From an optimization exercise on the open Yosys and OpenROAD flow, aimed at small area; shortcuts taken in it are not production practice.
Only simulation tests tie the RTL to the original design; equivalence was not proved.

--- flow/config.mk ---
export PLATFORM = sky130hd
export DESIGN_NAME = mojo_top
export DESIGN_NICKNAME = mojo_top
export VERILOG_FILES = /design/flow/design.v
export SDC_FILE = /design/flow/constraint.sdc
export NUM_CORES = 4
export LEC_CHECK = 0
export CAP_MARGIN = 20
export CORE_MARGIN = 2
export CORE_UTILIZATION = 40
export SLEW_MARGIN = 20
--- flow/constraint.sdc ---
create_clock -name core_clock -period 10.0 [get_ports {clk}]
set_input_delay 2.0000 -clock core_clock [delete_from_list [all_inputs] [get_ports {clk}]]
set_output_delay 2.0000 -clock core_clock [all_outputs]
set_load 0.01 [all_outputs]
--- flow/design.v ---
module reset_conditioner (
    input clk,   
    input in,    
    output reg out   
  );
  parameter STAGES = 4;
  reg [STAGES - 1:0] stage;
  always @(posedge clk) begin
    if(in) begin
      stage <= {STAGES{1'b1}};
      out <= 1;
    end else begin
      stage <= {stage[STAGES-2:0],1'b0};
      out <= stage[STAGES-1];
    end
  end
endmodule
module locktimer (
    input clk,   
    input rst,   
    input sync_pulse,  
    output [WIDTH - 1 : 0] count_out,
    output reg out,
    output wire mask_out,
    output wire back_porch,
    output wire front_porch,
    output wire locked_out
  );
  parameter integer WIDTH = 32;
  parameter integer DIV = 2;
  parameter integer PERIOD = 1000;
  parameter integer DUTY_CYCLE = 10;
  parameter integer __DIV_C = 8'b01 << DIV;
  parameter integer __FZ_MARK = DUTY_CYCLE * 2;
  parameter integer __CZ_MARK = PERIOD - (__FZ_MARK);
  parameter integer LOCKED_MAX = 5'b11111;
  parameter integer LOCKED_THRESH = LOCKED_MAX / 2;
  parameter integer LOCKED_PHASE_THRESH = DUTY_CYCLE / 4;
  parameter integer PHASE_CENTER_ADJ = DUTY_CYCLE / 4;
  reg signed [WIDTH - 1 : 0] count;
  reg [7 : 0] div_count;
  reg [4 : 0] locked;
  reg signed [WIDTH - 1 : 0] fz_count;
  reg signed [WIDTH - 1 : 0] cz_count;
  reg signed [WIDTH - 1 : 0] bz_count;
  reg signed [WIDTH - 1 : 0] phase_offset;
  wire sync_pulse_p;
  wire signed [WIDTH - 1 : 0] phase_next = (((bz_count - fz_count) / 2) +
                           (cz_count ? PHASE_CENTER_ADJ : 0)); 
  always @(posedge clk) begin
    if (rst) begin
      count <= 0;
      div_count <= 0;
      out <= 0;
      locked <= 0;
      phase_offset <= 0;
      fz_count <= 0;
      cz_count <= 0;
      bz_count <= 0;
    end else begin
      div_count <= ((div_count + 8'b01) == __DIV_C) ? (0) : (div_count + 1);
      if(div_count == 0) begin
        if (count >=  (PERIOD - 1)) begin
          out <= 1;
          phase_offset <= phase_next;
          count <= phase_next;
          if(phase_next < LOCKED_PHASE_THRESH && phase_next > -LOCKED_PHASE_THRESH) begin
            if(locked < LOCKED_MAX) begin
              locked <= locked + 1;
            end
          end else begin
            if(locked > 0) begin
              locked <= locked - 1;
            end
          end
          fz_count <= 0;
          cz_count <= 0;
          bz_count <= 0;
        end else begin
          count <= count + 1;
          out <= 0;
          if (sync_pulse_p) begin
            if (count < (__FZ_MARK - 1)) begin
              fz_count <= fz_count + 1;
            end else if (count < (__CZ_MARK - 1)) begin
              cz_count <= cz_count + 1;
            end else begin
              bz_count <= bz_count + 1;
            end
          end
        end
      end
    end
  end
  assign sync_pulse_p = (locked > LOCKED_THRESH) ? (sync_pulse & ~mask_out) : (sync_pulse);
  assign locked_out = (locked > LOCKED_THRESH);
  assign mask_out = ((count >= (__FZ_MARK + DUTY_CYCLE - 1)) && (count < (__CZ_MARK - DUTY_CYCLE - 1)));
  assign back_porch = (count >= (__CZ_MARK - 1));
  assign front_porch = (count <= (__FZ_MARK - 1));
  assign count_out = count;
endmodule
module capture_center (
    input clk,
    input rst,   
    input signal,
    input clr_ready,
    input [WIDTH - 1:0] counter,
    output reg [WIDTH - 1:0] center_out,
    output reg ready
  );
  parameter WIDTH = 32;
  reg [WIDTH - 1:0] center_buffer;
  reg signal_d;
  always @(posedge clk) begin
    if (rst) begin
      center_out <= 0;
      ready <= 0;
      signal_d <= 0;
    end else begin
      if (clr_ready) begin
        ready <= 0;
      end else begin
        if (!signal && signal_d) begin  
          center_out <= (center_buffer + counter) / 2;
          ready <= 1;
        end
        if (signal && !signal_d) begin  
          center_buffer <= counter;
          ready <= 0;
        end
        signal_d <= signal;
      end
    end
  end
endmodule
module spi_slave(
    input clk,
    input rst,
    input ss,
    input mosi,
    output miso,
    input sck,
    output done,
    input [7:0] din,
    output [7:0] dout
  );
  reg mosi_d, mosi_q;
  reg ss_d, ss_q;
  reg sck_d, sck_q;
  reg sck_old_d, sck_old_q;
  reg [7:0] data_d, data_q;
  reg done_d, done_q;
  reg [2:0] bit_ct_d, bit_ct_q;
  reg [7:0] dout_d, dout_q;
  reg miso_d, miso_q;
  assign miso = miso_q;
  assign done = done_q;
  assign dout = dout_q;
  always @(*) begin
    ss_d = ss;
    mosi_d = mosi;
    miso_d = miso_q;
    sck_d = sck;
    sck_old_d = sck_q;
    data_d = data_q;
    done_d = 1'b0;
    bit_ct_d = bit_ct_q;
    dout_d = dout_q;
    if (ss_q) begin                            
      bit_ct_d = 3'b0;                         
      data_d = din;                            
      miso_d = data_q[7];                      
    end else begin                             
      if (!sck_old_q && sck_q) begin           
        data_d = {data_q[6:0], mosi_q};        
        bit_ct_d = bit_ct_q + 1'b1;            
        if (bit_ct_q == 3'b111) begin          
          dout_d = {data_q[6:0], mosi_q};      
          done_d = 1'b1;                       
          data_d = din;                        
        end
      end else if (sck_old_q && !sck_q) begin  
        miso_d = data_q[7];                    
      end
    end
  end
  always @(posedge clk) begin
    if (rst) begin
      done_q <= 1'b0;
      bit_ct_q <= 3'b0;
      dout_q <= 8'b0;
      miso_q <= 1'b1;
    end else begin
      done_q <= done_d;
      bit_ct_q <= bit_ct_d;
      dout_q <= dout_d;
      miso_q <= miso_d;
    end
    sck_q <= sck_d;
    mosi_q <= mosi_d;
    ss_q <= ss_d;
    data_q <= data_d;
    sck_old_q <= sck_old_d;
  end
endmodule
module spi_memory (
    input clk,   
    input rst,   
    input reset_addr,
    input incr,
    input [15 : 0] F,
    input [15 : 0] C,
    input [15 : 0] L,
    input [15 : 0] R,
    input latch,
    output [7:0] out_byte,
    output [3:0] addr_out
  );
  parameter LENGTH = 8;
  integer i;
  wire [7 : 0] bytes [7:0];
  reg [7 : 0] bytes_latched [7:0];
  reg [3:0] addr;
  reg latch_d;
  assign addr_out = addr;
  reg incr_d;
  assign bytes[1] = F[15:8];
  assign bytes[0] = F[7:0];
  assign bytes[3] = C[15:8];
  assign bytes[2] = C[7:0];
  assign bytes[5] = L[15:8];
  assign bytes[4] = L[7:0];
  assign bytes[7] = R[15:8];
  assign bytes[6] = R[7:0];
  always @(posedge clk) begin
    if (rst || reset_addr) begin
      addr <= 0;
      incr_d <= 0;
      latch_d <= 0;
    end else begin
      if (incr && !incr_d) begin
        addr <= (((addr + 1) == LENGTH) ? (0) : (addr + 1));
      end
      if (!latch_d && latch) begin
        for (i = 0; i < 8; i = i + 1) begin
          bytes_latched[i] <= bytes[i];
        end
      end
    end
    incr_d <= incr;
    latch_d <= latch;
  end
  assign out_byte = bytes_latched[addr];
endmodule
module mojo_top (
    input clk,
    input rst_n,
    output reg [7:0] led,
    input sens_F,
    input sens_C,
    input sens_L,
    input sens_R,
    output reg [7:0] la,
    output reg s_spi_miso,
    input s_spi_mosi,
    input s_spi_clk,
    input s_spi_ss,
    output reg data_ready,
    output which_sweep_out
  );
  reg rst;
  reg sens_and_all_buf;
  reg which_sweep;
  reg sens_F_mask;
  reg sens_C_mask;
  reg sens_L_mask;
  reg sens_R_mask;
  reg all_ready;
  reg n_sens_F;
  reg n_sens_C;
  reg n_sens_L;
  reg n_sens_R;
  wire [1-1:0] M_reset_cond_out;
  reg [1-1:0] M_reset_cond_in;
  reset_conditioner reset_cond (
    .clk(clk),
    .in(M_reset_cond_in),
    .out(M_reset_cond_out)
  );
  wire [18-1:0] M_all_locktimer_count_out;
  wire [1-1:0] M_all_locktimer_out;
  wire [1-1:0] M_all_locktimer_mask_out;
  wire [1-1:0] M_all_locktimer_back_porch;
  wire [1-1:0] M_all_locktimer_front_porch;
  wire [1-1:0] M_all_locktimer_locked_out;
  reg [1-1:0] M_all_locktimer_sync_pulse;
  locktimer #(.WIDTH(5'h12), .PERIOD(15'h65ba), .DIV(3'h4), .DUTY_CYCLE(8'hdc)) all_locktimer (
    .clk(clk),
    .rst(rst),
    .sync_pulse(M_all_locktimer_sync_pulse),
    .count_out(M_all_locktimer_count_out),
    .out(M_all_locktimer_out),
    .mask_out(M_all_locktimer_mask_out),
    .back_porch(M_all_locktimer_back_porch),
    .front_porch(M_all_locktimer_front_porch),
    .locked_out(M_all_locktimer_locked_out)
  );
  wire [1-1:0] M_spi_out_miso;
  wire [1-1:0] M_spi_out_done;
  wire [8-1:0] M_spi_out_dout;
  reg [1-1:0] M_spi_out_ss;
  reg [1-1:0] M_spi_out_mosi;
  reg [1-1:0] M_spi_out_sck;
  reg [8-1:0] M_spi_out_din;
  spi_slave spi_out (
    .clk(clk),
    .rst(rst),
    .ss(M_spi_out_ss),
    .mosi(M_spi_out_mosi),
    .sck(M_spi_out_sck),
    .din(M_spi_out_din),
    .miso(M_spi_out_miso),
    .done(M_spi_out_done),
    .dout(M_spi_out_dout)
  );
  wire [8-1:0] M_spi_mem_out_byte;
  wire [4-1:0] M_spi_mem_addr_out;
  reg [1-1:0] M_spi_mem_reset_addr;
  reg [1-1:0] M_spi_mem_incr;
  reg [16-1:0] M_spi_mem_F;
  reg [16-1:0] M_spi_mem_C;
  reg [16-1:0] M_spi_mem_L;
  reg [16-1:0] M_spi_mem_R;
  reg [1-1:0] M_spi_mem_latch;
  spi_memory spi_mem (
    .clk(clk),
    .rst(rst),
    .reset_addr(M_spi_mem_reset_addr),
    .incr(M_spi_mem_incr),
    .F(M_spi_mem_F),
    .C(M_spi_mem_C),
    .L(M_spi_mem_L),
    .R(M_spi_mem_R),
    .latch(M_spi_mem_latch),
    .out_byte(M_spi_mem_out_byte),
    .addr_out(M_spi_mem_addr_out)
  );
  wire [18-1:0] M_cap_F_center_out;
  wire [1-1:0] M_cap_F_ready;
  reg [1-1:0] M_cap_F_signal;
  capture_center #(.WIDTH(5'h12)) cap_F (
    .clk(clk),
    .rst(rst),
    .counter(M_all_locktimer_count_out),
    .clr_ready(M_all_locktimer_out),
    .signal(M_cap_F_signal),
    .center_out(M_cap_F_center_out),
    .ready(M_cap_F_ready)
  );
  wire [18-1:0] M_cap_C_center_out;
  wire [1-1:0] M_cap_C_ready;
  reg [1-1:0] M_cap_C_signal;
  capture_center #(.WIDTH(5'h12)) cap_C (
    .clk(clk),
    .rst(rst),
    .counter(M_all_locktimer_count_out),
    .clr_ready(M_all_locktimer_out),
    .signal(M_cap_C_signal),
    .center_out(M_cap_C_center_out),
    .ready(M_cap_C_ready)
  );
  wire [18-1:0] M_cap_L_center_out;
  wire [1-1:0] M_cap_L_ready;
  reg [1-1:0] M_cap_L_signal;
  capture_center #(.WIDTH(5'h12)) cap_L (
    .clk(clk),
    .rst(rst),
    .counter(M_all_locktimer_count_out),
    .clr_ready(M_all_locktimer_out),
    .signal(M_cap_L_signal),
    .center_out(M_cap_L_center_out),
    .ready(M_cap_L_ready)
  );
  wire [18-1:0] M_cap_R_center_out;
  wire [1-1:0] M_cap_R_ready;
  reg [1-1:0] M_cap_R_signal;
  capture_center #(.WIDTH(5'h12)) cap_R (
    .clk(clk),
    .rst(rst),
    .counter(M_all_locktimer_count_out),
    .clr_ready(M_all_locktimer_out),
    .signal(M_cap_R_signal),
    .center_out(M_cap_R_center_out),
    .ready(M_cap_R_ready)
  );
  reg M_all_locktimer_out_q;
  wire n_sens_F_w = !sens_F;
  wire n_sens_C_w = !sens_C;
  wire n_sens_L_w = !sens_L;
  wire n_sens_R_w = !sens_R;
  wire sens_and_all_w = n_sens_F_w & n_sens_C_w & n_sens_L_w & n_sens_R_w;
  wire sens_F_mask_w = n_sens_F_w & M_all_locktimer_mask_out;
  wire sens_C_mask_w = n_sens_C_w & M_all_locktimer_mask_out;
  wire sens_L_mask_w = n_sens_L_w & M_all_locktimer_mask_out;
  wire sens_R_mask_w = n_sens_R_w & M_all_locktimer_mask_out;
  wire all_ready_w = (M_cap_F_ready & M_cap_C_ready & M_cap_L_ready & M_cap_R_ready) | M_all_locktimer_back_porch;
  always @(posedge clk) begin
    M_reset_cond_in <= ~rst_n;
    rst <= M_reset_cond_out;
    led <= {M_all_locktimer_locked_out, 7'h00};
    n_sens_F <= n_sens_F_w;
    n_sens_C <= n_sens_C_w;
    n_sens_L <= n_sens_L_w;
    n_sens_R <= n_sens_R_w;
    sens_and_all_buf <= sens_and_all_w;
    M_all_locktimer_sync_pulse <= sens_and_all_w;
    sens_F_mask <= sens_F_mask_w;
    sens_C_mask <= sens_C_mask_w;
    sens_L_mask <= sens_L_mask_w;
    sens_R_mask <= sens_R_mask_w;
    M_cap_F_signal <= sens_F_mask_w;
    M_cap_C_signal <= sens_C_mask_w;
    M_cap_L_signal <= sens_L_mask_w;
    M_cap_R_signal <= sens_R_mask_w;
    all_ready <= all_ready_w;
    M_spi_mem_incr <= M_spi_out_done;
    M_spi_out_din <= M_spi_mem_out_byte;
    M_spi_mem_latch <= all_ready_w;
    data_ready <= all_ready_w;
    M_spi_mem_reset_addr <= !all_ready_w;
    M_spi_out_mosi <= s_spi_mosi;
    M_spi_out_sck <= s_spi_clk;
    M_spi_out_ss <= s_spi_ss;
    s_spi_miso <= M_spi_out_miso;
    M_spi_mem_F <= M_cap_F_center_out[0+15-:16];
    M_spi_mem_C <= M_cap_C_center_out[0+15-:16];
    M_spi_mem_L <= M_cap_L_center_out[0+15-:16];
    M_spi_mem_R <= M_cap_R_center_out[0+15-:16];
    la[0+0-:1] <= sens_and_all_w;
    la[1+0-:1] <= M_all_locktimer_out;
    la[2+0-:1] <= sens_F_mask_w;
    la[4+0-:1] <= sens_C_mask_w;
    la[3+0-:1] <= M_cap_F_ready;
    la[5+0-:1] <= M_cap_C_ready;
    la[6+0-:1] <= all_ready_w;
    la[7+0-:1] <= M_all_locktimer_mask_out;
    if (rst) begin
      which_sweep <= 1'b0;
      M_all_locktimer_out_q <= 1'b0;
    end else begin
      if (M_all_locktimer_out && !M_all_locktimer_out_q)
      begin
          which_sweep <= !which_sweep;
      end
      M_all_locktimer_out_q <= M_all_locktimer_out;
    end
  end
  assign which_sweep_out = which_sweep;
endmodule
--- flow/run.sh ---
#!/bin/bash
# synth_recipe.tcl (not shown) runs the flow's synth.tcl, then flattens the netlist and writes it again
# the make line also repeats each setting of config.mk as NAME=value (left out here)
make -C /OpenROAD-flow-scripts/flow DESIGN_CONFIG=/design/flow/config.mk WORK_HOME=/design/flow/orfs CLKGATE_MAP_FILE= SYNTH_SCRIPT=/design/flow/synth_recipe.tcl finish
==> images/floorplan.png <==
Bar = 50 um. Pins as bars on the die edge.
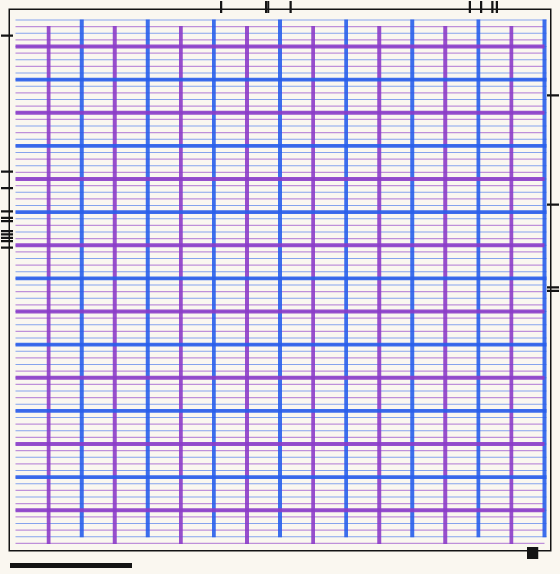
[blue] VDD
[purple] VSS
met4 straps: 16
met5 straps: 15
signal pins: 28
rows: 79
met1 rails: 80

==> images/sizing.png <==
Bar = 50 um.
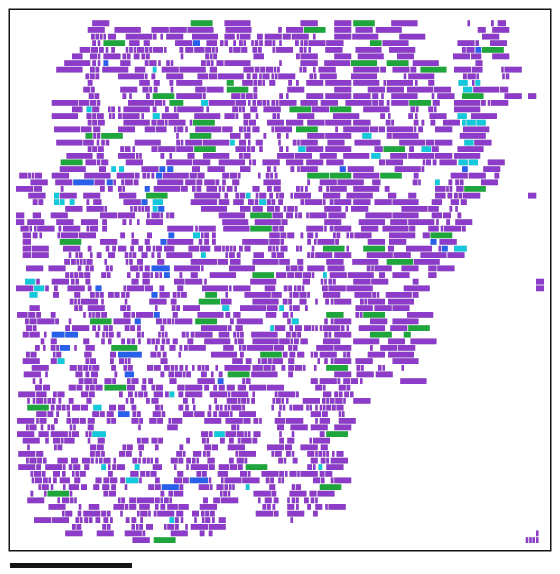
[green] x6 and larger | cells: 58 | share: 3.0%
[blue] x3 and x4 | cells: 32 | share: 1.7%
[cyan] x2 | cells: 52 | share: 2.7%
[purple] x1 and smaller | cells: 1795 | share: 93%

==> images/ff_map.png <==
Bar = 50 um. Other sequential cells in the stronger grey, the rest of the logic in the fainter grey.
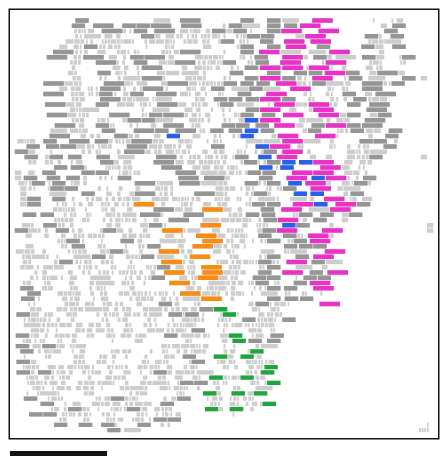
[magenta] spi_mem.bytes_latched | sequential cells: 64
[orange] cap_L.center_buffer | sequential cells: 17 | where: middle
[blue] M_spi_mem_R | sequential cells: 16
[green] all_locktimer.cz_count | sequential cells: 18 | where: bottom middle
not coloured: 296

==> images/layers.png <==
Two of the layers only.
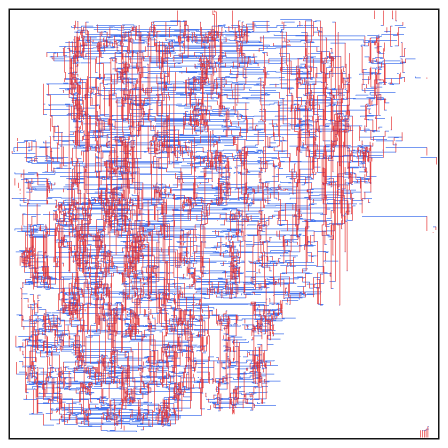
[blue] M1 | wire length: 21.0 mm
[red] M2 | wire length: 19000 um

==> images/routed.png <==
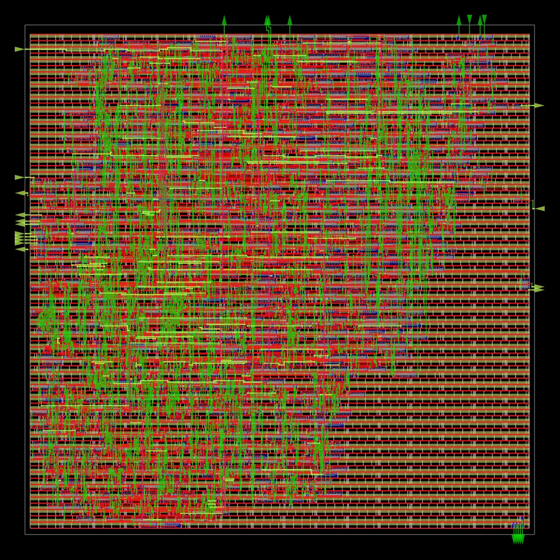
Overall Global Routing Usage: 17.4%
DRT met1 WL: 21000 um
highest routed layer: met4

==> flow_metrics.py <==
metrics = {
    "outcome": {
        "status": "finished clean",
    },
    "die": {
        "die_h_um": 222,
        "start_util_pct": 40.6,
        "die_x_um": 222,
        "core_area_sq_um": 46700,
        "num_tap_cells": 607,
        "die_area_sq_um": 49100,
    },
    "setup_path": {
        "reg2reg_to": "all_locktimer.locked[4]",
        "r2r_cells": 30,
        "cp.required_ps": 10460,
        "crit_path_end_kind": "flop",
        "path_max_fanout": 5,
        "criticalPathCategory": "flop to flop",
        "max_stage_delay_ps": 490,
        "slowest_stage": "a2111o_1",
        "crit_top_cell": "fa_1",
    },
    "hold_path": {
        "min_from": "M_spi_out_ss",
        "min_to": "spi_out.ss_q",
    },
    "timing": {
        "slew_headroom_pct": 34.7,
        "fmax_mhz": 129,
        "setup_viol": 0,
        "worstMarginPinSlew_ps": 978,
        "fin_skew_ps": 21.6,
        "rsz0062_at_grt": "false",
        "fin_crit_ps": 7760,
        "period_share_pct": 77.6,
        "holdWs_ps": 329,
    },
    "yosys": {
        "synthMuxAreaShare_pct": 1.60,
        "synth_warnings": 7,
        "synthXorXnorAreaFrac_pct": 5.54,
        "synthArstFlopShare_pct": 0,
        "ys.flop_type": "dfxtp_1",
        "synthTopCellsByCount": "dfxtp_1, nor2_1, nand2_1, a21oi_1, edfxtp_1",
        "synth-compound-area-share_pct": 14.5,
        "syn-instance-count": 1895,
        "synth_top_family_by_area": "simple AND/OR/NAND/NOR gates",
        "synth_most_common_cell": "dfxtp_1",
        "synth.area.top_cells": "dfxtp_1, edfxtp_1, ha_1, a21oi_1, nor2_1",
        "ys_ff_latch": 411,
    },
    "final_layout": {
        "register_area_sq_um": 9630,
        "mostFrequentLayoutCells": "dfxtp_1, nor2_1, nand2_1, a21oi_1, edfxtp_1",
        "mostFrequentLayoutCell": "dfxtp_1",
        "largest-register": "spi_mem.bytes_latched",
        "clkbuf_count": 54,
        "final_util_pct": 45.5,
        "fin_cells": 2545,
    },
    "drt": {
        "routed_wl_um": 43000,
        "wl_met3_um": 1960,
        "firstDrtPassIters": 17,
        "vias": 13600,
        "ant_nets": 0,
        "route.met2.wl_um": 19000,
    },
    "placement": {
        "io_buffer_count": 20,
        "dp_cells": 2462,
        "hpwl_um": 29900,
        "routabilityCongestion": 0.851,
    },
    "clocking": {
        "cts_tree": "built",
        "ctsLongestPathBuffers": 3,
        "cts.clk_slew.worst_paths_ps": 60,
        "clk_latency_ps": 580,
        "htree_num_levels": 2,
        "ctsHoldBuffers": 0,
    },
    "run": {
        "cap_violations": 0,
    },
    "grt": {
        "grt_most_used_layer": "met2",
    },
}

[static timing again, ports no longer ideal]
In the flow no input, the clock included, has a driving cell. The finished layout below was timed again as built, in two steps. Step 1 sets driving cells, clkbuf_16 on the clock port and buf_2 on the other inputs (assumed; they add their load-dependent delay and slew). Step 2 adds t to the input delays and takes it off the output delays; t is the mean of the earliest and latest rising clock arrival at the registers after step 1. Input paths then give back, and output paths get back, about the clock's delay inside the block. Slacks: no drivers / after step 1 / after step 2; pairs: no drivers / after step 1.
shift t [ns]: 0.628
slack for setup (ns): 2.245 / 2.245 / 2.245
clock arrival spread, ns: 0.022 / 0.022
pins driven straight from the clock port: 1
After both steps setup and hold are still met in this run. The setup slack of this run moves by 0.000 ns with the drivers and by 0.000 ns with both steps.
